Background: an optimization exercise with open tools, aiming at a short achievable clock period and few clock cycles. Do not read the settings as production practice. Only simulation tests tie the RTL to the original design; equivalence was not proved. Not every run is shown, and edits may drop behaviour that the tests do not exercise. Power is estimated from default activity; no workload was simulated.

run_1/placement_by_type.png
Scale: 1 px per um. Fill, decap, tap and diode cells in grey.
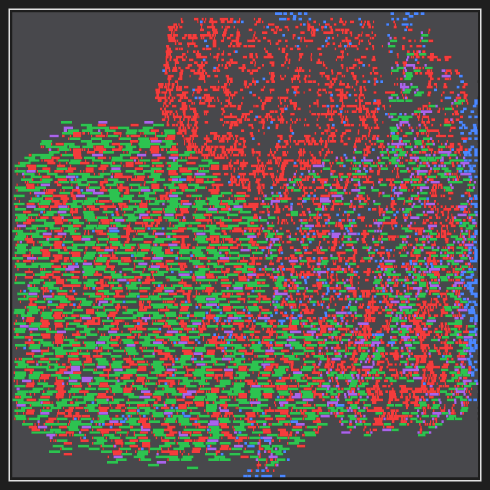
run_1/clock_tree.png
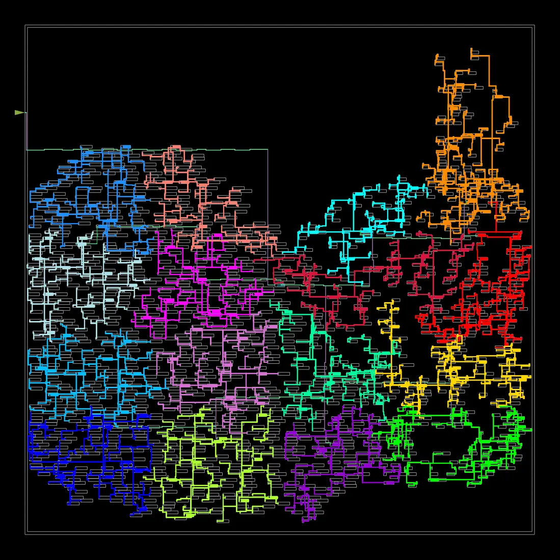
run_1/layer_met4.png
Scale: 1 px per um. Supply wires on this layer in grey.
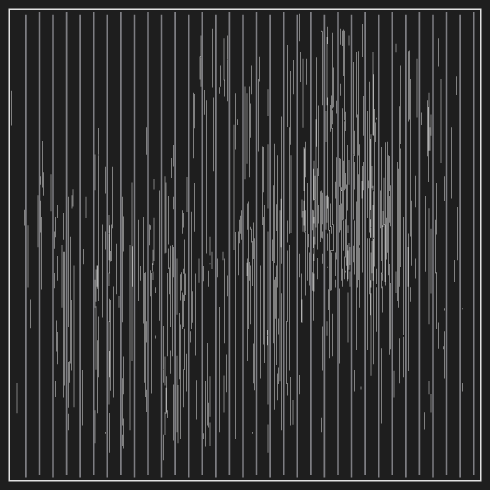
run_1/cell_density.png
The die is cut into 24 by 24 equal tiles; white is low, dark blue is high, 0 to 100% covered.
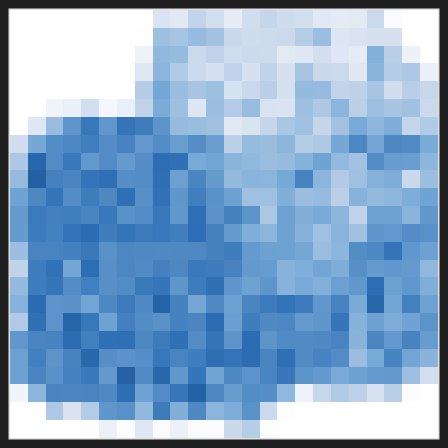
==> flow/config.mk <==
export PLATFORM = sky130hd
export DESIGN_NAME = mips
export DESIGN_NICKNAME = mips
export VERILOG_FILES = /design/flow/design.v
export SDC_FILE = /design/flow/constraint.sdc
export NUM_CORES = 4
export LEC_CHECK = 0
export CAP_MARGIN = 20
export CORE_MARGIN = 2
export CORE_UTILIZATION = 40
export SLEW_MARGIN = 20
==> flow/run.sh <==
#!/bin/bash
# synth_recipe.tcl (not shown) runs the flow's synth.tcl, then flattens the netlist and writes it again
# the make line also repeats each setting of config.mk as NAME=value (left out here)
make -C /OpenROAD-flow-scripts/flow DESIGN_CONFIG=/design/flow/config.mk WORK_HOME=/design/flow/orfs CLKGATE_MAP_FILE= SYNTH_SCRIPT=/design/flow/synth_recipe.tcl finish
==> flow/design.v <==
`timescale 1ns / 1ps
module MUX2to1
	 #(
	 parameter DATABIT = 32
	 )
	 (
    input Sel,
    input [DATABIT - 1:0] Input0,
    input [DATABIT - 1:0] Input1,
    output [DATABIT - 1:0] Out
    );
	 reg [DATABIT - 1:0] OutReg;
	 assign Out = OutReg;
	 always @* begin
	     case (Sel)
		      1'b1 : OutReg <= Input1;
				default : OutReg <= Input0;
		  endcase
	 end
endmodule
module MUX3to1
	 #(
	 parameter DATABIT = 32
	 )
	 (
    input [1:0] Sel,
    input [DATABIT - 1:0] Input0,
    input [DATABIT - 1:0] Input1,
    input [DATABIT - 1:0] Input2,
    output [DATABIT - 1:0] Out
    );
	 reg [DATABIT - 1:0] OutReg;
	 assign Out = OutReg;
	 always @* begin
	     case (Sel)
		      2'b10 : OutReg <= Input2;
				2'b01 : OutReg <= Input1;
				default : OutReg <= Input0;
		  endcase
	 end
endmodule
module MUX4to1
	 #(
	 parameter DATABIT = 32
	 )
	 (
    input [1:0] Sel,
    input [DATABIT - 1:0] Input0,
    input [DATABIT - 1:0] Input1,
    input [DATABIT - 1:0] Input2,
    input [DATABIT - 1:0] Input3,
    output [DATABIT - 1:0] Out
    );
	 reg [DATABIT - 1:0] OutReg;
	 assign Out = OutReg;
	 always @* begin
	     case (Sel)
		      2'b11 : OutReg <= Input3;
				2'b10 : OutReg <= Input2;
				2'b01 : OutReg <= Input1;
				default : OutReg <= Input0;
		  endcase
	 end
endmodule
module MUX5to1
	 #(
	 parameter DATABIT = 32
	 )
	 (
    input [2:0] Sel,
    input [DATABIT - 1:0] Input0,
    input [DATABIT - 1:0] Input1,
    input [DATABIT - 1:0] Input2,
    input [DATABIT - 1:0] Input3,
	input [DATABIT - 1:0] Input4,
    output [DATABIT - 1:0] Out
    );
	 reg [DATABIT - 1:0] OutReg;
	 assign Out = OutReg;
	 always @* begin
	    case (Sel)
				3'b100 : OutReg <= Input4; 
				3'b011: OutReg <= Input3;  
				3'b010 : OutReg <= Input2; 
				3'b001: OutReg <= Input1; 
				default : OutReg <= Input0;
		endcase
	 end
endmodule
`timescale 1ns / 1ps
module ALU(
    input [31:0] A,
    input [31:0] B,
    input [3:0] ALUCtr,
    output [31:0] Out,
    output Zero
    );
	 reg [31:0] OutReg;
	 assign Out = OutReg;
	 assign Zero = OutReg == 32'b0;
	 localparam ADD = 4'b0000;
	 localparam SUB = 4'b0001;
	 localparam AND = 4'b0100;
	 localparam OR = 4'b0101;
	 localparam XOR = 4'b0111;
	 localparam NOR = 4'b0110;
	 localparam LOGICLEFTSHIFT = 4'b1100;
	 localparam LOGICRIGHTSHIFT = 4'b1101;
	 localparam ARITHMETICRIGHTSHIFT = 4'b1111;
	 localparam LOGICLEFTSHIFT1 = 4'b1010;
	 localparam LOGICRIGHTSHIFT1 = 4'b1110;
	 localparam ARITHMETICRIGHTSHIFT1 = 4'b1011;
	 localparam SLT = 4'b1000;
	 localparam SLTU = 4'b1001;
	 always @* begin
	     case (ALUCtr)
				ADD : OutReg <= A + B;
				SUB : OutReg <= A - B;
				AND : OutReg <= A & B;
				OR : OutReg <= A | B;
				XOR : OutReg <= A ^ B;
				NOR : OutReg <= ~(A|B);
				LOGICLEFTSHIFT : OutReg <= B << A; 
				LOGICRIGHTSHIFT : OutReg <= B >> A; 
				ARITHMETICRIGHTSHIFT : OutReg <= ($signed(B)) >>> A; 
				LOGICLEFTSHIFT1 : OutReg <= B << A[4:0];  
				LOGICRIGHTSHIFT1 : OutReg <= B >> A[4:0];  
				ARITHMETICRIGHTSHIFT1 : OutReg <= ($signed(B)) >>> A[4:0]; 
				SLT : OutReg <= $signed(A) < $signed(B);
				default   : OutReg <= $unsigned(A) < $unsigned(B);
		  endcase
	 end
endmodule
`timescale 1ns / 1ps
module EXT(
    input [15:0] Imm,
    input [1:0] EXTCtr,
    output [31:0] Out
    );
	 reg [31:0] OutReg;
	 assign Out = OutReg;
	 localparam ZERO = 2'b01;
	 localparam LOW = 2'b10;
	 always @* begin
	     case (EXTCtr)
				LOW : OutReg <= {Imm, 16'b0};
				ZERO : OutReg <= {16'b0, Imm};
		      default   : OutReg <= {{16{Imm[15]}}, Imm};
		  endcase
	 end
endmodule
`timescale 1ns / 1ps
module GRF(
    input Clk,
    input Rst,
    input [4:0] rs, 
    input [4:0] rt, 
    input [4:0] rd, 
    input RegWrite,
    input [31:0] WriteData,
	input [31:0] PC,
    output [31:0] OutA,
    output [31:0] OutB,
	output [4:0] RS,
	output [4:0] RT
    );
	 reg [31:0] RegFile[31:0];
	 reg [4:0] RegRs,RegRt;
	 assign OutA = rs == 5'b0 ? 32'b0 : RegFile[rs];
	 assign OutB = rt == 5'b0 ? 32'b0 : RegFile[rt];
	 assign RS = RegRs;
	 assign RT = RegRt;
	 integer i;
	 always @(posedge Clk) begin
			RegRs <= rs;
			RegRt <= rt;
	     if (Rst == 1'b1) begin
				for (i = 0; i <= 31; i = i + 1) begin
				    RegFile[i] <= 32'b0;
				end
		  end
		  else begin
			  if (RegWrite == 1'b1) begin
					if (rd != 5'b0 ) begin
						 RegFile[rd] <= WriteData;
					end
			  end
		  end
	 end
endmodule
`timescale 1ns / 1ps
module PC(
    input Clk,
    input Rst,
	input En,
    input [31:0] nPC,
    output [31:0] PCOut
    );
	 reg [31:0] PC;
	 assign PCOut = PC;
	 always @(posedge Clk) begin
        if (Rst == 1'b1) begin
		      PC <= 32'h0000;
		  end
		   else  if(En)begin
		      PC <= nPC;
		  end
	 end
endmodule
`timescale 1ns / 1ps
module DM(
    input [31:0] Addr,
	input [1:0] MemWriteCtr,
    input [31:0] WriteData,
	input [2:0] MemOutCtr,
	input [31:0] MemRData,
    output [31:0] Out,
    output [31:0] MemWData
    );
	 reg [31:0] OutReg;
	 reg [31:0] WriteDataReg;
	 wire [31:0] Word = MemRData;
	 assign Out = OutReg;
	 assign MemWData = WriteDataReg;
	 localparam LH = 3'b001;
	 localparam LB = 3'b010;
	 localparam LHU = 3'b100;
	 localparam LBU = 3'b110;
	 localparam SH = 2'b01;
	 localparam SB = 2'b10;
	 always @* begin
		  case (MemOutCtr)
		   	LB : begin
				    case (Addr[1:0])
						  2'b11 : OutReg <= {{24{Word[31]}}, Word[31:24]};
						  2'b10 : OutReg <= {{24{Word[23]}}, Word[23:16]};
						  2'b01 : OutReg <= {{24{Word[15]}}, Word[15:8]};
					  	  default : OutReg <= {{24{Word[7]}}, Word[7:0]};
				    endcase
			   end
			LH : begin
					case (Addr[1])
							1'b1 : OutReg <= {{16{Word[31]}}, Word[31:16]};
					    	default : OutReg <= {{16{Word[15]}}, Word[15:0]};
				    endcase
			   end
			LBU : begin 
					case (Addr[1:0])
						  2'b11 : OutReg <= {{24'b0}, Word[31:24]};
						  2'b10 : OutReg <= {{24'b0}, Word[23:16]};
						  2'b01 : OutReg <= {{24'b0}, Word[15:8]};
					  	  default : OutReg <= {{24'b0}, Word[7:0]};
				    endcase
			   end
			LHU : begin
					case (Addr[1])
							1'b1 : OutReg <= {16'b0, Word[31:16]};
					    	default : OutReg <= {16'b0, Word[15:0]};
				    endcase
			   end
			default  : OutReg <= Word;
		  endcase
    end
	 always @* begin
		  case (MemWriteCtr)
			   SB : begin
					 case (Addr[1:0])
						  2'b11 : WriteDataReg <= {WriteData[7:0], Word[23:16], Word[15:8], Word[7:0]};
						  2'b10 : WriteDataReg <= {Word[31:24], WriteData[7:0], Word[15:8], Word[7:0]};
						  2'b01 : WriteDataReg <= {Word[31:24], Word[23:16], WriteData[7:0], Word[7:0]};
						  default : WriteDataReg <= {Word[31:24], Word[23:16], Word[15:8], WriteData[7:0]};
			 	 	 endcase
			   end
			   SH : begin
				 	 case (Addr[1])
						  1'b1 : WriteDataReg <= {WriteData[15:0], Word[15:0]};
						  default : WriteDataReg <= {Word[31:16], WriteData[15:0]};
					 endcase
			   end
			   default   : begin
					 WriteDataReg <= WriteData;
			   end
		  endcase
	 end
endmodule
module MidReg(
	input Clk,
	input Rst,
	input En, 
	input stall,
	input [297:0]Input_,
	output  [297:0]Output_
);
reg [297:0]migreg;
assign Output_ = migreg;
	always@(negedge Clk) begin
		if(Rst || stall)begin
			migreg<= 298'b0;
		end
		else if(En) begin
			migreg<= Input_;
		end
	end
endmodule
module SideWay(
	input[4:0] ExMemRd,
	input[4:0]MemWbRd,
	input ExMemRegWrite,
	input MemWbRegWrite,
	input [4:0]IdExRs,
	input [4:0]IdExRt,
	input [1:0]EXMeMRegWriteCtr, 
	input [1:0]MeMWbRegWriteCtr,
	input [2:0]ExMemnPCSel, 
	input ExMeMAluZero,
	output [1:0]forwardA,
	output [1:0]forwardB,
	output [3:0]MidRegWrite,
	output [3:0]Stall,
	output Pcen
	);
	reg [1:0]fA;
	reg [1:0]fB;
	reg [3:0]midregwrite;
	reg [3:0]stall;
	reg pcen;
	assign forwardA = fA;
	assign forwardB = fB;
	assign MidRegWrite =midregwrite;
	assign Stall = stall;
	assign Pcen = pcen;
	always @(*) begin
		fA <= 2'b00;
		fB <= 2'b00;
		midregwrite <= 4'b1111;
		stall <= 4'b0000;
		pcen <= 1'b1;
		case (ExMemnPCSel)     
            3'b001: stall <= (ExMeMAluZero) ? 4'b0110 : 4'b0;
            3'b010: stall <= 4'b0110; 
            3'b011: stall <= 4'b0110;
            3'b100: stall <= (!ExMeMAluZero) ? 4'b0110 : 4'b0;
            default: stall <= 4'b0;
        endcase   
		if (ExMemRegWrite != 0 && IdExRs == ExMemRd && ExMemRd != 5'b00000) begin
			if(EXMeMRegWriteCtr == 2'b01)begin  
				midregwrite <= 4'b1000; 
				stall <= 4'b0100; 
				pcen <=1'b0;
			end
			else begin
				fA <= 2'b10;
			end
		end 
		else if (MemWbRegWrite != 1'b0 && IdExRs == MemWbRd && MemWbRd != 5'b00000) begin 
				if(MeMWbRegWriteCtr == 2'b01) begin
					fA <= 2'b01;
				end
				else begin
					fA <= 2'b11;
				end
		end
		if (ExMemRegWrite != 0 && IdExRt == ExMemRd && ExMemRd != 5'b00000) begin
			if(EXMeMRegWriteCtr == 2'b01)begin  
				midregwrite <= 4'b1000; 
				stall <= 4'b0100; 
				pcen <=1'b0;
			end
			else begin
				fB <= 2'b10;
			end
		end 
		else if (MemWbRegWrite != 1'b0 && IdExRt == MemWbRd && MemWbRd != 5'b00000) begin 
				if(MeMWbRegWriteCtr == 2'b01) begin
					fB <= 2'b01;
				end
				else begin
					fB <= 2'b11;
				end
		end
	end
endmodule
`timescale 1ns / 1ps
module Controller(
    input [5:0] op,
    input [5:0] func,
    output RegWrite,
    output [1:0] RegWriteCtr,
    output [1:0] RegSel,
    output ALUSelA,
    output ALUSelB,
    output [3:0] ALUCtr,
    output MemWrite,
	output [1:0] MemWriteCtr,
    output [2:0] MemOutCtr,
    output [1:0] EXTCtr,
    output [2:0] nPCSel
    );
	wire RType = op == 6'b000000;
	wire ADDU = RType && func == 6'b100001;
	wire SUBU = RType && func == 6'b100011;
	wire ORI = op == 6'b001101;
	wire LW = op == 6'b100011;
	wire LH = op == 6'b100001;
	wire LB = op == 6'b100000;
	wire SW = op == 6'b101011;
	wire SH = op == 6'b101001;
	wire SB = op == 6'b101000;
	wire BEQ = op == 6'b000100;
	wire LUI = op == 6'b001111;
    wire JAL = op == 6'b000011;
    wire JR = RType && func == 6'b001000;
    wire SLL = RType && func == 6'b000000;
	wire SLT = RType && func == 6'b101010;
	wire ADD = RType && func == 6'b100000;
	wire SUB = RType && func == 6'b100010;
	wire AND = RType && func == 6'b100100;
	wire OR = RType && func == 6'b100101;
	wire SLTU = RType && func == 6'b101011;
	wire ADDI = op == 6'b001000;
	wire J = op == 6'b000010;
	wire NOR = RType && func == 6'b100111;
	wire SLTI = op == 6'b001010;
	wire BNE = op == 6'b000101;
	wire ANDI = op == 6'b001100;
	wire SRL =  RType && func == 6'b000010;
	wire SLLV =  RType && func == 6'b000100;
	wire SRLV =  RType && func == 6'b000110;
	wire JALR = RType && func == 6'b001001;
	wire LBU = op == 6'b100100;
	wire LHU = op == 6'b100101;
	wire XOR = RType && func == 6'b100110;
	wire SRA = RType && func == 6'b000011;
	wire SRAV =  RType && func == 6'b000111;
	assign RegWrite = ADDU || SUBU || ORI || LW || LH || LB || LUI || JAL || SLL || SLT 
	|| ADD || SUB || AND || OR || SLTU || ADDI || NOR || SLTI || ANDI || SRL || SRLV || SLLV || JALR || LBU || LHU || XOR || SRA || SRAV ;
	assign RegWriteCtr = {JAL || JALR , LW || LH || LB || LBU || LHU };
	assign RegSel = {JAL, ADDU || SUBU || SLL || SLT 
	|| ADD || SUB || AND || OR || SLTU || NOR || SRL || SLLV || SRLV || XOR || SRA || SRAV || JALR};
	assign ALUSelA = SLL || SRA || SRL;
	assign ALUSelB = ORI || LW || LH || LB || SW || SH || SB || LUI || ADDI || J || SLTI || ANDI || LBU || LHU;
	assign ALUCtr = {SLTU || SLTI || SRL||SRLV||SLL||SLLV||SRA ||SRAV||SLT,
	ORI||AND||OR||NOR||ANDI||SRL||SRLV||SLL ||JR || XOR||SRA||LUI||JR,
	NOR|| XOR||SRA||SRAV||SRLV||SLLV,
	SUBU || ORI||BEQ || SUB||OR||SRL||JR|| XOR||SRA||SRAV||LUI||JR||SLTU || BNE};
	assign MemWrite = SW || SH || SB;
	assign MemWriteCtr = {SB, SH};
	assign MemOutCtr = {LHU||LBU,LB||LBU, LH};
	assign EXTCtr = {LUI, ORI || ANDI};
	assign nPCSel = {BNE,JAL || JR || J||JALR, BEQ || JR || JALR};
endmodule
`timescale 1ns / 1ps
module datapath(
    input Clk,
    input Rst,
    input RegWrite,
    input [1:0] RegWriteCtr,
    input [1:0] RegSel,
    input ALUSelA,
    input ALUSelB,
    input [3:0] ALUCtr,
    input MemWrite,
    input [1:0] MemWriteCtr,
    input [2:0] MemOutCtr,
    input [1:0] EXTCtr,
    input [2:0] nPCSel,
    output [5:0] op,
    output [5:0] func,
    output [31:0] imem_addr,
    input [31:0] imem_rdata,
    output [31:0] dmem_addr,
    output dmem_we,
    output [31:0] dmem_wdata,
    input [31:0] dmem_rdata
    );
	 wire [31:0] nPC, PC, Instr;
	 wire [31:0] WriteData, RegOutA, RegOutB;
	 wire [4:0] rd;
	 wire [31:0] ALUInA, ALUInB, ALUOut,SdALUInA,SdALUInB;
	 wire ALUZero;
	 wire [31:0] EXTOut;
	 wire [31:0] DMOut;
	 wire [31:0]If_PC,If_Instr,Id_SignExt,Id_PC,Id_Instr,Id_RegOutA,Id_RegOutB,Id_WriteData,
				Ex_SignExt,Ex_PC,Ex_Instr,Ex_RegOutA,Ex_RegOutB,Ex_ALUOut,Ex_WriteData,Wb_ALUOut,
				Wb_PC,MeM_PC,MeM_Instr,MeM_RegOutB,MeM_ALUOut,MeM_DMOut,Wb_Instr,Wb_DMOut;
	 wire [4:0]Id_rs,Id_rt,Id_rd,Ex_rs,Ex_rt,Ex_rd,MeM_rs,MeM_rt,MeM_rd,Wb_rs,Wb_rt,Wb_rd;
	 wire [3:0] Id_ALUCtr,Ex_ALUCtr;
	 wire [2:0] Id_nPCSel,Id_MemOutCtr,Ex_MemOutCtr,Ex_nPCSel,MeM_MemOutCtr,MeM_nPCSel,Wb_MemOutCtr;
	 wire[1:0]Id_forwardA,Id_forwardB,Id_RegWriteCtr,Id_RegSel,Id_MemWriteCtr,Id_EXTCtr,
			  Ex_forwardA,Ex_forwardB,Ex_RegWriteCtr,Ex_RegSel,Ex_MemWriteCtr,Ex_EXTCtr,
			  MeM_RegWriteCtr,MeM_RegSel,MeM_MemWriteCtr,Wb_RegWriteCtr,Wb_RegSel;
	 wire Id_RegWrite,Id_ALUSelA,Id_ALUSelB,Id_MemWrite,Ex_RegWrite,Ex_ALUSelA,Ex_ALUSelB,
		  Wb_RegWrite,Ex_Zero,MeM_Zero,Ex_ALUZero,MeM_ALUZero,Wb_ALUZero;
	wire [83:0] IfId84;
	wire [149:0] IfId150;
	wire Id_Ex1; 
	wire [63:0] IdEx64;
	wire [67:0] ExMem68;
	wire [31:0] ExMem32_0;
	wire [31:0] ExMem32_1;
	wire [63:0] ExMem64;
	wire [5:0] ExMem6;
	wire [1:0] ExMem2;
	wire [67:0] MemWb68;
	wire [63:0] MemWb64;
	wire [8:0] MemWb9;
	wire [4:0]MemWb5;
	 wire [1:0]forwardA;
	 wire [1:0]forwardB;
	 wire [3:0]MidRegWrite;
	 wire [3:0]Stall;
	 wire Pcen;
	 assign op = Id_Instr[31:26];
	 assign func = Id_Instr[5:0];
	 assign Id_rs  = Id_Instr[25:21];
	  assign Id_rt  = Id_Instr[20:16];
	assign Id_ALUCtr = ALUCtr;
	assign Id_MemOutCtr = MemOutCtr;
	assign Id_nPCSel = nPCSel;
	assign Id_RegWriteCtr = RegWriteCtr;
	assign Id_RegSel = RegSel;
	assign Id_MemWriteCtr= MemWriteCtr;
	assign Id_EXTCtr= EXTCtr;
	assign Id_MemWrite = MemWrite;
	assign Id_RegWrite = RegWrite;
	assign Id_ALUSelA = ALUSelA;
	assign Id_ALUSelB = ALUSelB;
	assign Id_WriteData = 32'b0;
	assign Id_forwardA = 2'b00;
	assign Id_forwardB = 2'b00;
	MUX5to1#(.DATABIT(32)
				)
	 nPCSelMUX(.Sel(MeM_nPCSel),
	           .Input0(If_PC + 32'd4),
				  .Input1(MeM_ALUZero == 1'b0 ? If_PC + 32'd4 : MeM_PC + 32'd4 + {{14{MeM_Instr[15]}}, MeM_Instr[15:0], 2'b00}), 
				  .Input2({MeM_PC[31:28], MeM_Instr[25:0], 2'b00}), 
				  .Input3(MeM_ALUOut), 
				  .Input4(MeM_ALUZero != 1'b0 ? If_PC + 32'd4 : MeM_PC + 32'd4 + {{14{MeM_Instr[15]}}, MeM_Instr[15:0], 2'b00}), 
				  .Out(nPC)
				  );
	 PC pc(.Clk(Clk),
	       .Rst(Rst),
		   .En(Pcen),
			 .nPC(nPC), 
			 .PCOut(If_PC)
			 );
	 assign imem_addr = If_PC;
	 assign If_Instr = imem_rdata;
	 MUX3to1#(.DATABIT(5)
	         )
	 RegSelMUX(.Sel(Id_RegSel),
	           .Input0(Id_Instr[20:16]),
				  .Input1(Id_Instr[15:11]),
				  .Input2(5'h1f),
				  .Out(Id_rd)
				  );
	MUX3to1#(.DATABIT(32)
	         )
	  RegWriteCtrMUX(.Sel(Wb_RegWriteCtr),
	                .Input0(Wb_ALUOut),
						 .Input1(Wb_DMOut),
						 .Input2(Wb_PC + 32'd4),
						 .Out(WriteData)
						 );
	 GRF grf(.Clk(Clk),
	         .Rst(Rst),
			 .rs(Id_Instr[25:21]),
			 .rt(Id_Instr[20:16]),
			 .rd(Wb_rd),
			 .RegWrite(Wb_RegWrite),
			 .WriteData(WriteData),
			 .PC(Id_PC),
				.OutA(Id_RegOutA),
				.OutB(Id_RegOutB),
				.RS(),
				.RT()
				);
	MUX4to1#(.DATABIT(32)
	         )
	SideWayAluA(.Sel(forwardA),
				.Input0(Ex_RegOutA),
				.Input1(Wb_DMOut),
				.Input2(MeM_ALUOut),
				.Input3(Wb_ALUOut),
				.Out(SdALUInA)
	);
MUX4to1#(.DATABIT(32)
	         )
	SideWayAluB(.Sel(forwardB),
				.Input0(Ex_RegOutB),
				.Input1(Wb_DMOut),
				.Input2(MeM_ALUOut),
				.Input3(Wb_ALUOut),
				.Out(SdALUInB)
	); 
	 MUX2to1#(.DATABIT(32)
	         )
	 ALUSelAMUX(.Sel(Ex_ALUSelA),
	            .Input0(SdALUInA),
					.Input1({27'b0, Ex_Instr[10:6]}),
					.Out(ALUInA)
				   );
	 MUX2to1#(.DATABIT(32)
	         )
	 ALUSelBMUX(.Sel(Ex_ALUSelB),
	            .Input0(SdALUInB),
					.Input1(Ex_SignExt),
					.Out(ALUInB)
					);
	 ALU alu(.A(ALUInA),
	         .B(ALUInB),
				.ALUCtr(Ex_ALUCtr),
				.Out(Ex_ALUOut),
				.Zero(Ex_ALUZero)
				);
	 EXT ext(.Imm(Id_Instr[15:0]),
	         .EXTCtr(Id_EXTCtr),
				.Out(Id_SignExt)
				);
	 DM DM(.Addr(MeM_ALUOut),
			 .MemWriteCtr(MeM_MemWriteCtr),
			 .WriteData(MeM_RegOutB),
			 .MemOutCtr(MeM_MemOutCtr),
			 .MemRData(dmem_rdata),
			 	.Out(MeM_DMOut),
			 	.MemWData(dmem_wdata)
			 );
	 assign dmem_addr = MeM_ALUOut;
	 assign dmem_we = MeM_MemWrite;
MidReg RegIfId(	
				.Clk(Clk),
				.Rst(Rst), 
				.En(MidRegWrite[0]), 
				.stall(Stall[0]),
				.Input_({5'b0,79'b0,If_PC,If_Instr,150'b0}),
					.Output_({{IfId84},{Id_PC},{Id_Instr},{IfId150}})											 
					);
MidReg RegIdEx(
				.Clk(Clk),
				.Rst(Rst),
				.En(MidRegWrite[1] | ~Pcen), 
				.stall(Stall[1]),
				.Input_(Pcen ? {1'b0,Id_WriteData,Id_forwardA,Id_forwardB,Id_SignExt,Id_rs,Id_rt,Id_rd,Id_PC,Id_Instr,Id_RegOutA,Id_RegOutB,64'b0,
				Id_RegWrite,Id_RegWriteCtr,Id_RegSel,Id_ALUSelA,Id_ALUSelB,Id_ALUCtr,Id_MemWrite,Id_MemWriteCtr,Id_MemOutCtr,Id_EXTCtr,Id_nPCSel} :
				{Id_Ex1,Ex_WriteData,Ex_forwardA,Ex_forwardB,Ex_SignExt,Ex_rs,Ex_rt,Ex_rd,Ex_PC,Ex_Instr,SdALUInA,SdALUInB,IdEx64,
				Ex_RegWrite,Ex_RegWriteCtr,Ex_RegSel,Ex_ALUSelA,Ex_ALUSelB,Ex_ALUCtr,Ex_MemWrite,Ex_MemWriteCtr,Ex_MemOutCtr,Ex_EXTCtr,Ex_nPCSel}),
					.Output_({{Id_Ex1},{Ex_WriteData},{Ex_forwardA},{Ex_forwardB},{Ex_SignExt},{Ex_rs},{Ex_rt},{Ex_rd},{Ex_PC},{Ex_Instr},{Ex_RegOutA},{Ex_RegOutB},{IdEx64},
				{Ex_RegWrite},{Ex_RegWriteCtr},{Ex_RegSel},{Ex_ALUSelA},{Ex_ALUSelB},{Ex_ALUCtr},{Ex_MemWrite},{Ex_MemWriteCtr},{Ex_MemOutCtr},{Ex_EXTCtr},{Ex_nPCSel}})
				);
MidReg RegExMeM(
				.Clk(Clk),
				.Rst(Rst),
				.En(MidRegWrite[2]), 
				.stall(Stall[2]),
				.Input_({Ex_ALUZero,68'b0,Ex_rs,Ex_rt,Ex_rd,Ex_PC,Ex_Instr,32'b0,SdALUInB,Ex_ALUOut,32'b0,Ex_RegWrite,Ex_RegWriteCtr,Ex_RegSel,6'b0,Ex_MemWrite,
				Ex_MemWriteCtr,Ex_MemOutCtr,2'b0,Ex_nPCSel}),
					.Output_({{MeM_ALUZero},{ExMem68},{MeM_rs},{MeM_rt},{MeM_rd},{MeM_PC},{MeM_Instr},{ExMem32_0},{MeM_RegOutB},{MeM_ALUOut},{ExMem32_1},{MeM_RegWrite},{MeM_RegWriteCtr},{MeM_RegSel},{ExMem6},{MeM_MemWrite},
					{MeM_MemWriteCtr},{MeM_MemOutCtr},{ExMem2},{MeM_nPCSel}})
				);
MidReg RegMeMWb(
				.Clk(Clk),
				.Rst(Rst),
				.En(MidRegWrite[3]), 
				.stall(Stall[3]),
				.Input_({MeM_ALUZero,68'b0,MeM_rs,MeM_rt,MeM_rd,MeM_PC,MeM_Instr,64'b0,MeM_ALUOut,MeM_DMOut,MeM_RegWrite,MeM_RegWriteCtr,MeM_RegSel,9'b0,MeM_MemOutCtr,5'b0}
					),
					.Output_({Wb_ALUZero,{MemWb68},{Wb_rs},{Wb_rt},{Wb_rd},{Wb_PC},{Wb_Instr},{MemWb64},{Wb_ALUOut},{Wb_DMOut},{Wb_RegWrite},{Wb_RegWriteCtr},{Wb_RegSel},{MemWb9},{Wb_MemOutCtr},{MemWb5}}
					)
				);
SideWay sideway(	
				.ExMemRd(MeM_rd),
				.MemWbRd(Wb_rd),
				.ExMemRegWrite(MeM_RegWrite),
				.MemWbRegWrite(Wb_RegWrite),
				.IdExRs(Ex_rs),
				.IdExRt(Ex_rt),
				.EXMeMRegWriteCtr(MeM_RegWriteCtr),
				.MeMWbRegWriteCtr(Wb_RegWriteCtr),
				.ExMemnPCSel(MeM_nPCSel),
				.ExMeMAluZero(MeM_ALUZero),
					.forwardA(forwardA),
					.forwardB(forwardB),
					.MidRegWrite(MidRegWrite),
					.Stall(Stall),
					.Pcen(Pcen)
					);
endmodule
`timescale 1ns / 1ps
module mips(
    input clk,
    input reset,
    output [31:0] imem_addr,
    input [31:0] imem_rdata,
    output [31:0] dmem_addr,
    output dmem_we,
    output [31:0] dmem_wdata,
    input [31:0] dmem_rdata
    );
	 wire [5:0] op, func;
	 wire RegWrite, ALUSelA, ALUSelB, MemWrite;
	 wire [1:0] RegWriteCtr, RegSel, MemWriteCtr, EXTCtr;
	 wire [3:0] ALUCtr;
	 wire [2:0] MemOutCtr, nPCSel;
	 Controller Controller(.op(op),
	                       .func(func),
								  .RegWrite(RegWrite),
								  .RegWriteCtr(RegWriteCtr),
								  .RegSel(RegSel),
								  .ALUSelA(ALUSelA),
								  .ALUSelB(ALUSelB),
								  .ALUCtr(ALUCtr),
								  .MemWrite(MemWrite),
								  .MemWriteCtr(MemWriteCtr),
								  .MemOutCtr(MemOutCtr),
								  .EXTCtr(EXTCtr),
								  .nPCSel(nPCSel)
								  );
	 datapath datapath(.Clk(clk),
	                   .Rst(reset),
						.RegWrite(RegWrite),
					   	.RegWriteCtr(RegWriteCtr),
						.RegSel(RegSel),
						.ALUSelA(ALUSelA),
						.ALUSelB(ALUSelB),
						.ALUCtr(ALUCtr),
						.MemWrite(MemWrite),
						.MemWriteCtr(MemWriteCtr),
						.MemOutCtr(MemOutCtr),
						.EXTCtr(EXTCtr),
						.nPCSel(nPCSel),
							 .op(op),
	                   		 .func(func),
						.imem_addr(imem_addr),
						.imem_rdata(imem_rdata),
						.dmem_addr(dmem_addr),
						.dmem_we(dmem_we),
						.dmem_wdata(dmem_wdata),
						.dmem_rdata(dmem_rdata)
							 );
endmodule
==> flow/constraint.sdc <==
create_clock -name core_clock -period 11.0 [get_ports {clk}]
set_input_delay 2.2000 -clock core_clock [delete_from_list [all_inputs] [get_ports {clk}]]
set_output_delay 2.2000 -clock core_clock [all_outputs]
set_load 0.01 [all_outputs]
==> reports/results.ini, run 1 <==
[placed_design]
pre_cts_ws_ps=564
numPortBuffers=162
place_area_um2=92100
hpwl_mm=263
dpl.cell_count=10600
gp_congestion=0.967

[setup_path]
cpPeakStageDelay_ps=620
end_kind=output port
cp-start-kind=flop
critPathTopFamily=compound AO/OA/AOI/OAI gates
critPathArrivalTime_ps=8630
crit_chain=inv_1 -> ha_2 -> a21oi_1 -> o21bai_1 -> a22o_1 -> clkdlybuf4s50_1

[yosys]
netlist_area_um2=86900
synthAdderAreaFrac_pct=2.40
synth.distinct_cells=125
avgSynthCellArea_um2=10.9
synth_cells=8006
synth_edf_count=1024
yosys_warnings=15
synth_top_family_by_area=multiplexers
synth_flop_cell=edfxtp_1
muxShareOfSynthArea_pct=18.6
synth_xor_area_share_pct=0.937

[power]
p_total_uw=16400
cellPowerDensity_nw_per_um2=165
peakVddDrop_mv=0.172

[global_route]
overflow=0
grt_max_degree=162
antenna_found_initial=17
grt_pass1_vias=71800

[final_layout]
multi_input_comb_area_um2=42900
largest-register=datapath.grf.RegFile
fin_cells=11400
reg_top3=datapath.grf.RegFile: 1024 flops, datapath.RegIdEx.migreg: 177 flops, datapath.RegExMeM.migreg: 140 flops
drive_gt1_share_pct=16.9
nFillCells=20200
area_growth_pct=14.6
seqCellArea_um2=41100

[floorplanning]
die_area_um2=221000
coreArea_um2=217000
fp-row-count=171

[sta]
finalSetupViolations=0
hold_violations=0
setup_tns_ps=0
skew_ps=74.1
slew_headroom_pct=7.26
worst_hold_slack_ps=442

[flow_run]
maxCapViolCount=0

[hold_path]
min_path_type=flop to flop

[outcome]
status=complete, no violations

[drt]
wl_per_cell_um=33.8
viasPerCell=6.47
drt_first_pass_iters=10

[clock_tree]
clock_path_buffers=3
clk_pin_slew_ps=40
cts_tree=done
cts_setup_buffers=0

Testbench counts for the RTL of run 1, summed over its fixed seeds: cycles 64,526.
Notes on placement_by_type.png above:
- green: sequential cells (cells 1541; share of their area 43%)
- purple: clock drivers and dummy loads (cells 796; share of their area 7.7%)
- blue: remaining buffers and delay cells (cells 463; share of their area 4.2%)
- red: combinational and other logic (cells 5758; share of their area 45%)

Notes on clock_tree.png above:
root buf cell: clkbuf_16
clock sinks: 1541
H-tree levels: 4
CTS buffer count: 169

Notes on layer_met4.png above:
- share of all routed wire: 5.9%
- nets with wire on the layer: 309
- wire length on this layer: 22.8 mm
total wire length: 386 mm
vias: 73900

Notes on cell_density.png above:
- nearly empty tiles: 13%
- emptiest ninth of the die: upper left
- tiles over 75% full: 3.3%
- densest ninth of the die: middle left
- mean over tiles: 44%

[run 1: synthesized netlist by cell type (all sizes together) (18+ instances only)]
master	count	share of area [%]
mux4	561	15
nand3	103	0.60
xnor2	72	0.73
a211oi	62	0.54
o22a	42	0.42
dfxtp	517	12
nand2	707	3.1
mux2i	266	3.1
buf	147	0.82
nor2b	100	0.72
or2	21	0.15
ha	162	2.3
xor2	21	0.21
a22oi	69	0.60
nor3	106	0.66
o32a	39	0.47
o211ai	42	0.38
or3	31	0.22
a222oi	22	0.25
o221ai	56	0.63
a31oi	44	0.37
a311oi	25	0.25
and2	116	0.84
clkbuf	590	2.7
a21oi	442	2.6
a211o	20	0.20
a2111oi	18	0.20
o22ai	67	0.48
and3	37	0.27
nor2	1483	6.4
nand4	30	0.22
nor4	29	0.22
edfxtp	1024	35
a21o	38	0.33
a221oi	80	0.81
mux2	79	1.0
inv	141	0.61
o21ai	257	1.5
nand2b	74	0.53
o31ai	19	0.18
[run 1: final cells by class]
cell class                      instances  share of cell area [%]
Multi-Input combinational cell       5615                    43.0
Antenna cell                            7                  0.0176
Clock buffer                          201                    4.47
Inverter                              143                   0.541
Sequential cell                      1541                    41.3
Timing Repair Buffer                  463                    4.05
Tap cell                             2854                    3.58
Clock inverter                        595                    3.00
[run 1: power by group]
| part | internal, uW | total (uW) | switching (uW) |
|---|---|---|---|
| clock network | 3580 | 6660 | 3080 |
| logic | 1020 | 3100 | 2070 |
| registers | 6400 | 6660 | 253 |
| total | 11000 | 16400 | 5400 |
[run 1: path summary, 6_finish.rpt]
path                            startpoint                             to  slack [ps]  cells past startpoint
max            datapath.RegExMeM.migreg[8]                  dmem_wdata[5]         170                      6
min           datapath.RegIdEx.migreg[155]  datapath.RegExMeM.migreg[155]         440                      1
max reg2reg  datapath.RegExMeM.migreg[151]             datapath.pc.PC[31]         700                     21
min reg2reg   datapath.RegIdEx.migreg[155]  datapath.RegExMeM.migreg[155]         440                      1
[run 1: layer usage]
metal	share of wire (%)	GRT usage, %	wire, um	vias to the layer above
li1	-	-	-	30600
met1	39	45.7	149000	37100
met2	43	50.2	167000	5211
met3	12	9.57	47700	965
met4	5.9	18.0	22800	10
met5	0.018	0	71	-
[run 1: what timing repair did]
item,CTS,global route
cloned,0,0
gates resized for setup,5,10
setup endpoints to repair,17,14
run_1/chip.png
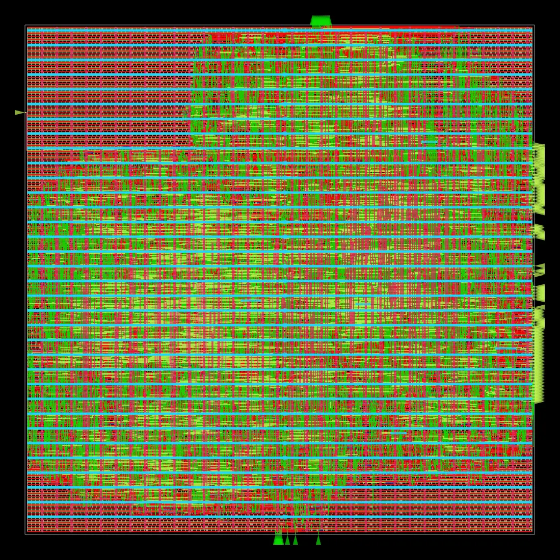

## Run 2: files that changed since run 1, shown whole
removed: flow/run.sh
==> flow/design.v <==
module mips(
    input clk,
    input reset,
    output [31:0] imem_addr,
    input [31:0] imem_rdata,
    output [31:0] dmem_addr,
    output dmem_we,
    output [31:0] dmem_wdata,
    input [31:0] dmem_rdata
    );
  reg [11:0] pcF;
  reg [11:0] ras;
  reg [1:0]  bht [0:31];
  reg        dV;
  reg [31:0] dI;
  reg [11:0] dPC;
  reg        dPT;       
  reg [11:0] dAlt;      
  reg [11:0] dPN;       
  reg [31:0] dRA, dRB;  
  reg        aE, aEL, aML, aMR, aW, aRF;
  reg        bE, bEL, bML, bMR, bW, bRF;
  reg        iE, iML, iMR, iW, iRF;
  reg [11:0] pA, pB, pI;
  reg        dImm;      
  reg        eV;
  reg [11:0] ePC;
  reg [4:0]  eRd;
  reg        eWr;       
  reg        eLd;       
  reg [2:0]  eLdT;      
  reg        eSw, eSh, eSb;
  reg        eBr, eBne, eJr;
  reg        ePT;
  reg [11:0] eAlt;
  reg [11:0] ePN;
  reg [31:0] eA, eB, eSD;
  reg [4:0]  eSa;
  reg [12:0] eLink;
  reg        sAdd, sSub, sAnd, sOr, sXor, sNor, sSlt, sSltu, sSll, sSrl, sSra, sLink;
  reg        mV;
  reg [4:0]  mRd;
  reg        mWr;
  reg        mLd;
  reg [2:0]  mLdT;
  reg        mSw, mSub, mSb;
  reg [31:0] mRes;
  reg        pV;        
  reg [11:0] mAddr;     
  reg [31:0] mSD;
  reg [11:0] aR;        
  reg [1:0]  aLo;       
  reg        weR;       
  reg [31:0] wdR;       
  reg [31:0] wRes;      
  reg [4:0]  wRd;
  reg        wV;
  reg [31:0] R [1:31];
  reg [31:1] rv;        
  wire [31:0] W = dmem_rdata;
  wire [7:0]  ldB = aLo[1] ? (aLo[0] ? W[31:24] : W[23:16]) : (aLo[0] ? W[15:8] : W[7:0]);
  wire [15:0] ldH = aLo[1] ? W[31:16] : W[15:0];
  wire [31:0] mLoad = mLdT[1] ? {{24{~mLdT[2] & ldB[7]}}, ldB} :
                      mLdT[0] ? {{16{~mLdT[2] & ldH[15]}}, ldH} : W;
  wire [31:0] mergeB = {aLo == 2'd3 ? mSD[7:0] : W[31:24],
                        aLo == 2'd2 ? mSD[7:0] : W[23:16],
                        aLo == 2'd1 ? mSD[7:0] : W[15:8],
                        aLo == 2'd0 ? mSD[7:0] : W[7:0]};
  wire [31:0] mergeH = aLo[1] ? {mSD[15:0], W[15:0]} : {W[31:16], mSD[15:0]};
  wire pNext = mV & mSub;                     
  wire [31:0] mWD = mLd ? mLoad : mRes;
  wire mWrite = mV & mWr;
  assign dmem_addr  = {20'b0, aR};
  assign dmem_we    = weR;
  assign dmem_wdata = wdR;
  wire [31:0] sum, dif;
  wire        cSum, cDif;
  ksadd32 #(.CI(0)) uAdd (.a(eA), .b(eB), .s(sum), .co(cSum));
  ksadd32 #(.CI(1)) uSub (.a(eA), .b(~eB), .s(dif), .co(cDif));
  wire        ltu  = ~cDif;
  wire        lts  = (eA[31] ^ eB[31]) ? eA[31] : dif[31];
  wire [31:0] shl  = eB << eSa;
  wire [31:0] shr  = eB >> eSa;
  wire [31:0] sra  = $signed(eB) >>> eSa;
  wire [32*12-1:0] fu = {sum, dif, eA & eB, eA | eB, eA ^ eB, ~(eA | eB),
                         {31'b0, lts}, {31'b0, ltu}, shl, shr, sra, {19'b0, eLink}};
  wire [11:0] sE = {sAdd, sSub, sAnd, sOr, sXor, sNor, sSlt, sSltu, sSll, sSrl, sSra, sLink};
  function [31:0] pick;
    input [11:0] sel;
    input [32*12-1:0] v;
    integer j;
    begin
      pick = 32'b0;
      for (j = 0; j < 12; j = j + 1)
        pick = pick | ({32{sel[j]}} & v[32*j +: 32]);
    end
  endfunction
  wire [31:0] eRes = pick(sE, fu);
  wire [11:0] eAddr = eA[11:0] + eB[11:0];
  wire eEq    = eA == eB;
  wire eTaken = eBne ? ~eEq : eEq;
  wire eMisp  = eV & ((eBr & (eTaken ^ ePT)) | (eJr & (eA[11:0] != ePN)));
  wire [11:0] eTgt = eJr ? eA[11:0] : eAlt;
  wire [5:0] op = dI[31:26];
  wire [5:0] fn = dI[5:0];
  wire [4:0] rt = dI[20:16], rd = dI[15:11];
  wire rtype = op == 6'h00;
  wire iADDU = rtype & (fn == 6'h21), iADD = rtype & (fn == 6'h20);
  wire iSUBU = rtype & (fn == 6'h23), iSUB = rtype & (fn == 6'h22);
  wire iAND = rtype & (fn == 6'h24), iOR = rtype & (fn == 6'h25);
  wire iXOR = rtype & (fn == 6'h26), iNOR = rtype & (fn == 6'h27);
  wire iSLT = rtype & (fn == 6'h2a), iSLTU = rtype & (fn == 6'h2b);
  wire iSLL = rtype & (fn == 6'h00), iSRL = rtype & (fn == 6'h02), iSRA = rtype & (fn == 6'h03);
  wire iSLLV = rtype & (fn == 6'h04), iSRLV = rtype & (fn == 6'h06), iSRAV = rtype & (fn == 6'h07);
  wire iJR = rtype & (fn == 6'h08), iJALR = rtype & (fn == 6'h09);
  wire iADDI = op == 6'h08, iSLTI = op == 6'h0a, iANDI = op == 6'h0c, iORI = op == 6'h0d;
  wire iLUI = op == 6'h0f;
  wire iBEQ = op == 6'h04, iBNE = op == 6'h05;
  wire iJAL = op == 6'h03;
  wire iLW = op == 6'h23, iLH = op == 6'h21, iLHU = op == 6'h25, iLB = op == 6'h20, iLBU = op == 6'h24;
  wire iSW = op == 6'h2b, iSH = op == 6'h29, iSB = op == 6'h28;
  wire dLoad = iLW | iLH | iLHU | iLB | iLBU;
  wire rRes = iADDU | iADD | iSUBU | iSUB | iAND | iOR | iXOR | iNOR | iSLT | iSLTU |
              iSLL | iSRL | iSRA | iSLLV | iSRLV | iSRAV | iJALR;
  wire iRes = iADDI | iSLTI | iANDI | iORI | iLUI;
  wire [4:0] dst = rRes ? rd : iJAL ? 5'd31 : (iRes | dLoad) ? rt : 5'd0;
  wire dWr = dst != 5'd0;
  wire shImm = iSLL | iSRL | iSRA;
  wire [31:0] immx = iLUI ? {dI[15:0], 16'b0} :
                     (iANDI | iORI) ? {16'b0, dI[15:0]} : {{16{dI[15]}}, dI[15:0]};
  wire [31:0] oldA = ({32{aMR}} & mRes) | ({32{aW}} & wRes) | ({32{aRF}} & dRA);
  wire [31:0] oldB = ({32{bMR}} & mRes) | ({32{bW}} & wRes) | ({32{bRF}} & dRB);
  wire [31:0] valA = pick(pA, fu) | ({32{aML}} & mLoad) | oldA;
  wire [31:0] valB = pick(pB, fu) | ({32{bML}} & mLoad) | oldB;
  wire [31:0] opB = pick(pI, fu) | ({32{iML}} & mLoad) | ({32{iMR}} & mRes) |
                    ({32{iW}} & wRes) | ({32{iRF}} & dRB) | ({32{dImm}} & immx);
  wire [4:0]  opSa = valA[4:0] | (dI[10:6] & {5{shImm}});
  wire dMem = dLoad | iSW | iSH | iSB;
  wire [11:0] sD = {iADDU | iADD | iADDI, iSUBU | iSUB, iAND | iANDI, iOR | iORI | iLUI,
                    iXOR, iNOR, iSLT | iSLTI, iSLTU, iSLL | iSLLV, iSRL | iSRLV,
                    iSRA | iSRAV, iJAL | iJALR};
  wire luStall = dV & (aEL | bEL);
  wire portStall = dV & dMem & eV & (eSh | eSb);
  wire stallD = luStall | portStall;
  wire dBr = iBEQ | iBNE;
  wire dJr = iJR | iJALR;
  wire dCan = (dBr & ~aE & ~aML & ~bE & ~bML) | (dJr & ~aE & ~aML);
  wire dEq = oldA == oldB;
  wire dTaken = iBNE ? ~dEq : dEq;
  wire dMisp = dBr ? (dTaken ^ dPT) : (oldA[11:0] != dPN);
  wire dRedir = dV & dCan & dMisp;
  wire [11:0] dTgt = dJr ? oldA[11:0] : dAlt;
  wire [31:0] fI = imem_rdata;
  wire [5:0]  fop = fI[31:26];
  wire [5:0]  ffn = fI[5:0];
  wire [4:0]  frs = fI[25:21], frt = fI[20:16];
  wire        fR  = fop == 6'h00;
  wire        fJ  = fop[5:1] == 5'b00001;
  wire        fBr = fop[5:1] == 5'b00010;
  wire        fJR = fR & (ffn == 6'h08);
  wire        fCall = (fop == 6'h03) | (fR & (ffn == 6'h09));
  wire        fShImm = fR & (ffn[5:2] == 4'b0000);
  wire        fUseRs = ~(fJ | (fop == 6'h0f) | fShImm);
  wire        fUseRt = fR | fBr | (fop[5:3] == 3'b101);
  wire        fImm = (fop[5:3] == 3'b001) | (fop[5:4] == 2'b10);
  wire [1:0]  fCnt = bht[pcF[6:2]];
  wire        fTk = fBr & (fI[15] | fCnt[1]);
  wire        fPT = fJ | fTk;
  wire [11:0] fPC4 = {pcF[11:2] + 10'd1, pcF[1:0]};
  wire [9:0]  fBTs;
  wire        fBTc;
  ksadd10 uBT (.a(pcF[11:2]), .b(fI[9:0]), .s(fBTs), .co(fBTc));
  wire [11:0] fBT = {fBTs, pcF[1:0]};
  wire [11:0] fJT = {fI[9:0], 2'b00};
  wire [11:0] fNext = fJ ? fJT : fTk ? fBT : fJR ? ras : fPC4;
  wire [31:0] fAoh = (32'b1 << frs) & {rv, 1'b0};
  wire [31:0] fBoh = (32'b1 << frt) & {rv, 1'b0};
  reg  [31:0] fRA, fRB;
  integer k;
  always @* begin
    fRA = 32'b0;
    fRB = 32'b0;
    for (k = 1; k < 32; k = k + 1) begin
      fRA = fRA | ({32{fAoh[k]}} & R[k]);
      fRB = fRB | ({32{fBoh[k]}} & R[k]);
    end
  end
  wire dALUw = dV & dWr & ~dLoad;
  wire dLDw  = dV & dWr & dLoad;
  wire eAnyW = eV & eWr;
  wire fAE  = dALUw & (frs == dst);
  wire fAEL = dLDw & (frs == dst);
  wire fAM  = eAnyW & (frs == eRd) & ~fAE & ~fAEL;
  wire fAW  = mWrite & (frs == mRd) & ~fAE & ~fAEL & ~fAM;
  wire fAF  = ~fAE & ~fAEL & ~fAM & ~fAW;
  wire fBE  = dALUw & (frt == dst);
  wire fBEL = dLDw & (frt == dst);
  wire fBM  = eAnyW & (frt == eRd) & ~fBE & ~fBEL;
  wire fBW  = mWrite & (frt == mRd) & ~fBE & ~fBEL & ~fBM;
  wire fBF  = ~fBE & ~fBEL & ~fBM & ~fBW;
  assign imem_addr = {20'b0, pcF};
  wire advD = ~stallD;               
  integer i;
  always @(posedge clk) begin
    if (reset) begin
      pcF <= 12'd0;
      dV  <= 1'b0;
      eV  <= 1'b0;
      mV  <= 1'b0;
      pV  <= 1'b0;
      weR <= 1'b0;
    end else begin
      if (eMisp) pcF <= eTgt;
      else if (advD) pcF <= dRedir ? dTgt : fNext;
      if (eMisp) dV <= 1'b0;
      else if (advD) dV <= ~dRedir;
      eV  <= dV & ~stallD & ~eMisp;
      mV  <= eV;
      pV  <= pNext;
      weR <= pNext | (eV & eSw);
    end
  end
  always @(posedge clk) begin
    if (reset) begin
      aEL <= 1'b0;
      bEL <= 1'b0;
    end else if (advD) begin
      dRA <= fRA;
      dRB <= fRB;
      aE  <= fAE & ~fShImm;
      pA  <= sD & {12{fAE & ~fShImm}};
      pB  <= sD & {12{fBE}};
      pI  <= sD & {12{fBE & ~fImm}};
      aEL <= fAEL & fUseRs;
      aML <= fAM & eLd & ~fShImm;
      aMR <= fAM & ~eLd & ~fShImm;
      aW  <= fAW & ~fShImm;
      aRF <= fAF & ~fShImm;
      bE  <= fBE;
      bEL <= fBEL & fUseRt;
      bML <= fBM & eLd;
      bMR <= fBM & ~eLd;
      bW  <= fBW;
      bRF <= fBF;
      iE  <= fBE & ~fImm;
      iML <= fBM & eLd & ~fImm;
      iMR <= fBM & ~eLd & ~fImm;
      iW  <= fBW & ~fImm;
      iRF <= fBF & ~fImm;
      dImm <= fImm;
    end else begin
      if (aW) dRA <= wRes;
      if (bW) dRB <= wRes;
      aE  <= 1'b0;
      pA  <= 12'b0;
      pB  <= 12'b0;
      pI  <= 12'b0;
      aEL <= 1'b0;
      aML <= aEL;
      aMR <= 1'b0;
      aW  <= (aML | aMR) & ~aEL;
      aRF <= ~aEL & ~aML & ~aMR & ~shImm;
      bE  <= 1'b0;
      bEL <= 1'b0;
      bML <= bEL;
      bMR <= 1'b0;
      bW  <= (bML | bMR) & ~bEL;
      bRF <= ~bEL & ~bML & ~bMR;
      iE  <= 1'b0;
      iML <= bEL & ~dImm;
      iMR <= 1'b0;
      iW  <= (bML | bMR) & ~bEL & ~dImm;
      iRF <= ~bEL & ~bML & ~bMR & ~dImm;
    end
  end
  always @(posedge clk) begin
    if (reset) ras <= 12'd0;
    else if (advD & fCall) ras <= fPC4;
  end
  reg [4:0] bhtE, bhtD;
  reg updE, updD, eTk, dTk;
  always @(posedge clk) begin
    bhtE <= ePC[6:2];
    bhtD <= dPC[6:2];
    eTk  <= eTaken;
    dTk  <= dTaken;
    if (reset) begin
      updE <= 1'b0;
      updD <= 1'b0;
    end else begin
      updE <= eV & eBr;
      updD <= dV & dBr & dCan & advD & ~eMisp;
    end
  end
  always @(posedge clk) begin
    if (reset) begin
      for (i = 0; i < 32; i = i + 1) bht[i] <= 2'b01;
    end else begin
      if (updE) begin
        if (eTk & (bht[bhtE] != 2'b11)) bht[bhtE] <= bht[bhtE] + 2'b01;
        if (~eTk & (bht[bhtE] != 2'b00)) bht[bhtE] <= bht[bhtE] - 2'b01;
      end
      if (updD) begin
        if (dTk & (bht[bhtD] != 2'b11)) bht[bhtD] <= bht[bhtD] + 2'b01;
        if (~dTk & (bht[bhtD] != 2'b00)) bht[bhtD] <= bht[bhtD] - 2'b01;
      end
    end
  end
  always @(posedge clk) begin
    if (reset) begin
      rv <= 31'b0;
    end else if (mWrite) begin
      for (i = 1; i < 32; i = i + 1)
        if (mRd == i) rv[i] <= 1'b1;
    end
  end
  always @(posedge clk) begin
    if (mWrite) begin
      for (i = 1; i < 32; i = i + 1)
        if (mRd == i) R[i] <= mWD;
    end
  end
  always @(posedge clk) begin
    wRes <= mWD;
    wRd  <= mRd;
    wV   <= mWrite;
  end
  always @(posedge clk) begin
    aR  <= pNext ? mAddr : eAddr;
    aLo <= eAddr[1:0];
    wdR <= pNext ? (mSb ? mergeB : mergeH) : eSD;
  end
  always @(posedge clk) begin
    begin
      mRd   <= eRd;
      mWr   <= eWr;
      mLd   <= eLd;
      mLdT  <= eLdT;
      mSw   <= eSw;
      mSub  <= eSh | eSb;
      mSb   <= eSb;
      mSD   <= eSD;
      mRes  <= eRes;
      mAddr <= eAddr;
    end
  end
  always @(posedge clk) begin
    begin
      ePC   <= dPC;
      eRd   <= dst;
      eWr   <= dWr;
      eLd   <= dLoad;
      eLdT  <= {iLHU | iLBU, iLB | iLBU, iLH | iLHU};
      eSw   <= iSW; eSh <= iSH; eSb <= iSB;
      eBr   <= dBr & ~dCan; eBne <= iBNE; eJr <= dJr & ~dCan;
      ePT   <= dPT;
      eAlt  <= dAlt;
      ePN   <= dPN;
      eA    <= valA;
      eB    <= opB;
      eSD   <= valB;
      eSa   <= opSa;
      eLink <= {1'b0, dPC} + 13'd4;
      {sAdd, sSub, sAnd, sOr, sXor, sNor, sSlt, sSltu, sSll, sSrl, sSra, sLink} <= sD;
    end
    if (advD) begin
      dI   <= fI;
      dPC  <= pcF;
      dPT  <= fPT;
      dAlt <= fPT ? fPC4 : fBT;
      dPN  <= ras;
    end
  end
endmodule
module ks_node(input gh, input ph, input gl, input pl, output g, output p);
  assign g = gh | (ph & gl);
  assign p = ph & pl;
endmodule
module ks_gnode(input gh, input ph, input gl, output g);
  assign g = gh | (ph & gl);
endmodule
module ksadd32 #(parameter CI = 0) (input [31:0] a, input [31:0] b, output [31:0] s, output co);
  wire ci = CI;
  wire [31:0] g0 = a & b;
  wire [31:0] p0 = a ^ b;
  wire [31:0] g [0:5];
  wire [31:0] p [0:5];
  assign g[0] = {g0[31:1], CI ? (a[0] | b[0]) : g0[0]};
  assign p[0] = p0;
  genvar l, n;
  generate
    for (l = 0; l < 5; l = l + 1) begin : lv
      for (n = 0; n < 32; n = n + 1) begin : bt
        if (n >= (2 << l)) begin : full
          ks_node u (.gh(g[l][n]), .ph(p[l][n]), .gl(g[l][n - (1 << l)]), .pl(p[l][n - (1 << l)]),
                     .g(g[l + 1][n]), .p(p[l + 1][n]));
        end else if (n >= (1 << l)) begin : gonly
          ks_gnode u (.gh(g[l][n]), .ph(p[l][n]), .gl(g[l][n - (1 << l)]), .g(g[l + 1][n]));
          assign p[l + 1][n] = 1'b0;
        end else begin : pass
          assign g[l + 1][n] = g[l][n];
          assign p[l + 1][n] = p[l][n];
        end
      end
    end
  endgenerate
  assign s = p0 ^ {g[5][30:0], ci};
  assign co = g[5][31];
endmodule
module ksadd10(input [9:0] a, input [9:0] b, output [9:0] s, output co);
  wire [9:0] g0 = a & b;
  wire [9:0] p0 = a ^ b;
  wire [9:0] g [0:4];
  wire [9:0] p [0:4];
  assign g[0] = {g0[9:1], a[0] | b[0]};
  assign p[0] = p0;
  genvar l, n;
  generate
    for (l = 0; l < 4; l = l + 1) begin : lv
      for (n = 0; n < 10; n = n + 1) begin : bt
        if (n >= (2 << l)) begin : full
          ks_node u (.gh(g[l][n]), .ph(p[l][n]), .gl(g[l][n - (1 << l)]), .pl(p[l][n - (1 << l)]),
                     .g(g[l + 1][n]), .p(p[l + 1][n]));
        end else if (n >= (1 << l)) begin : gonly
          ks_gnode u (.gh(g[l][n]), .ph(p[l][n]), .gl(g[l][n - (1 << l)]), .g(g[l + 1][n]));
          assign p[l + 1][n] = 1'b0;
        end else begin : pass
          assign g[l + 1][n] = g[l][n];
          assign p[l + 1][n] = p[l][n];
        end
      end
    end
  endgenerate
  assign s = p0 ^ {g[4][8:0], 1'b1};
  assign co = g[4][9];
endmodule
==> flow/flow/run.sh <==
#!/bin/bash
# Layout flow: the standard flow (standard.sh, unchanged synthesis,
# floorplan, placement, CTS and routing), with the setup repair asked for
# a margin so that it works towards a shorter period than the 11 ns clock
# the layout is signed off at. Each tool's full output stays in the ORFS
# logs under orfs/logs; make's own output goes to standard_flow.log.
set -euo pipefail
bash standard.sh SETUP_SLACK_MARGIN=7.5 finish > standard_flow.log 2>&1
==> flow/standard.sh <==
#!/bin/bash
# synth_recipe.tcl (not shown) runs the flow's synth.tcl, then flattens the netlist and writes it again
# the make line also repeats each setting of config.mk as NAME=value (left out here)
make -C /OpenROAD-flow-scripts/flow DESIGN_CONFIG=/design/flow/config.mk WORK_HOME=/design/flow/orfs CLKGATE_MAP_FILE= SYNTH_SCRIPT=/design/flow/synth_recipe.tcl "${@:-finish}"
==> flow/config.mk <==
export PLATFORM = sky130hd
export DESIGN_NAME = mips
export DESIGN_NICKNAME = mips
export VERILOG_FILES = /design/flow/design.v
export SDC_FILE = /design/flow/constraint.sdc
export NUM_CORES = 4
export LEC_CHECK = 0
export CAP_MARGIN = 20
export CORE_MARGIN = 2
export CORE_UTILIZATION = 40
export SLEW_MARGIN = 20
export SYNTH_HIERARCHICAL = 1
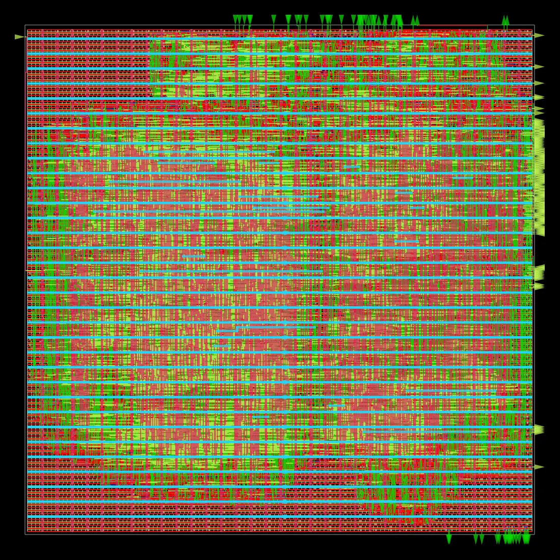
run_2/chip.png
total wire length: 507 mm
Final Non-Filler Cells: 10700

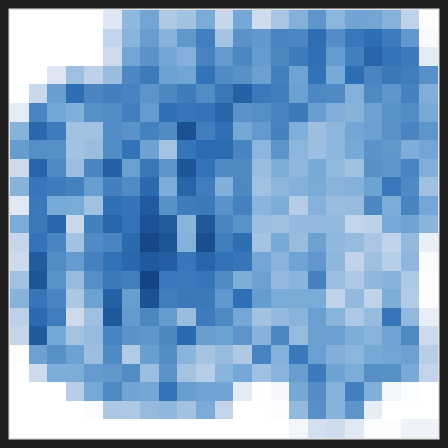
run_2/cell_density.png
The die is cut into 23 by 23 equal tiles; white is low, dark blue is high, 0 to 100% covered.
Initial Util: 40.3%
core box area: 210000 um^2
Final Core Density: 50.7%

==> reports/results.ini, run 2 <==
[outcome]
status=complete, no violations  ; unchanged

[global_route]
grtUsageMet3_pct=22.9  ; was 9.57%
overflow=0  ; unchanged
use_met1_pct=52.1  ; was 45.7%
antenna_found_initial=47  ; was 17
grt_max_degree=81  ; was 162

[floorplanning]
die_area_um2=215000  ; was 221000 um^2

[final_layout]
nFillCells=17900  ; was 20200
area_growth_pct=25.8  ; was 14.6%

[setup_path]
startpoint=imem_rdata[15]  ; was datapath.RegExMeM.migreg[8]

[sta]
hold_violations=0  ; unchanged
finalSetupViolations=0  ; unchanged

[yosys]
synth_cells=7279  ; was 8006
netlist_area_um2=84700  ; was 86900 um^2
yosys_warnings=11  ; was 15

[drt]
viasPerCell=7.80  ; was 6.47
wl_per_cell_um=47.6  ; was 33.8 um
drt_first_pass_iters=15  ; was 10

[clock_tree]
clock_path_buffers=3  ; unchanged
cts_tree=done  ; unchanged
clock_sinks=1626  ; was 1541
h-tree-depth=4  ; unchanged
numCtsBuffers=175  ; was 169

[placed_design]
numPortBuffers=122  ; was 162

[hold_path]
hold_start=eLdT[0]  ; was datapath.RegIdEx.migreg[155]

[power]
cellPowerDensity_nw_per_um2=166  ; was 165 nW/um^2

Testbench counts for the RTL of run 2, summed over its fixed seeds: cycles 54,447.
-- run 2: metrics by stage --
step	power [uW]	area, um^2	util [%]	worst slack [ps]
after CTS	17000	102000	48.5	6960
after floorplan	9040	88200	-	6530
after detailed placement	10600	90500	43.1	5080
final	17700	106000	50.7	6960
after global placement	10600	90500	43.1	5090
after global routing	18000	106000	50.7	6880
-- run 2: worst max-delay path, stage by stage --
cell and delay [ps]:
clkdlybuf4s50_1 500, a31oi_1 50, a311o_1 400, nor2_1 800, a222oi_1 170, mux2_4 350
a211oi_4 300
-- run 2: layout make-up --
type	count	area [um^2]	area share (%)
Clock inverter	110	1360	1.27
Sequential cell	1626	45100	42.4
Inverter	128	593	0.557
Clock buffer	218	4710	4.43
Multi-Input combinational cell	4888	41500	39.0
Antenna cell	44	110	0.103
Timing Repair Buffer	831	9550	8.97
Tap cell	2805	3510	3.30
-- run 2: worst paths after layout --
check | to | slack [ps] | cells past startpoint
min | mLdT[0] | 330 | 0
max | pcF[4] | 6960 | 7
min reg2reg | mLdT[0] | 330 | 0
max reg2reg | pcF[5] | 6980 | 12
-- run 2: repair_timing --
item,4_1_cts,5_1_grt
cloned,31,24
buffers inserted,217,217
gates resized for setup,997,398
pin swaps,111,180
hold buffers,0,0
endpoints found under the hold margin,0,0
setup endpoints to repair,1486,893
-- run 2: where the power goes --
group	switching (uW)	total (uW)	internal (uW)
clock network	2730	6350	3620
registers	267	7060	6790
logic	2760	4300	1540
total	5750	17700	11900
-- run 2: routing by layer --
metal | share of wire, % | wire [um] | vias up
met3 | 17 | 86600 | 3188
met4 | 12 | 58700 | 40
met2 | 38 | 193000 | 9384
met1 | 33 | 168000 | 40000
met5 | 0.24 | 1230 | -
li1 | - | - | 30400

afterwards: timing with drivers on the ports:
How much do the figures lean on ideal ports? The routed layout below was timed once more, with nothing changed but the port constraints.
Step 1, drivers: a clkbuf_16 drives clk and a buf_2 each remaining input, both assumed.
Step 2 also shifts input and output timing later by t, the mid clock arrival at the registers, as if the neighbouring blocks saw the same clock.
a / b / c = ideal ports / drivers / drivers and shift; a / b = the first two.
run: run 2
shift t [ns]: 0.945
setup slack, ns: 6.964 / 6.975 / 6.030
clock arrival spread, ns: 0.073 / 0.074
worst data-port slew with drivers (ns): 0.19
After both steps setup and hold are still met in run 2. The setup slack of run 2 moves by +0.011 ns with the drivers and by -0.934 ns with both steps.
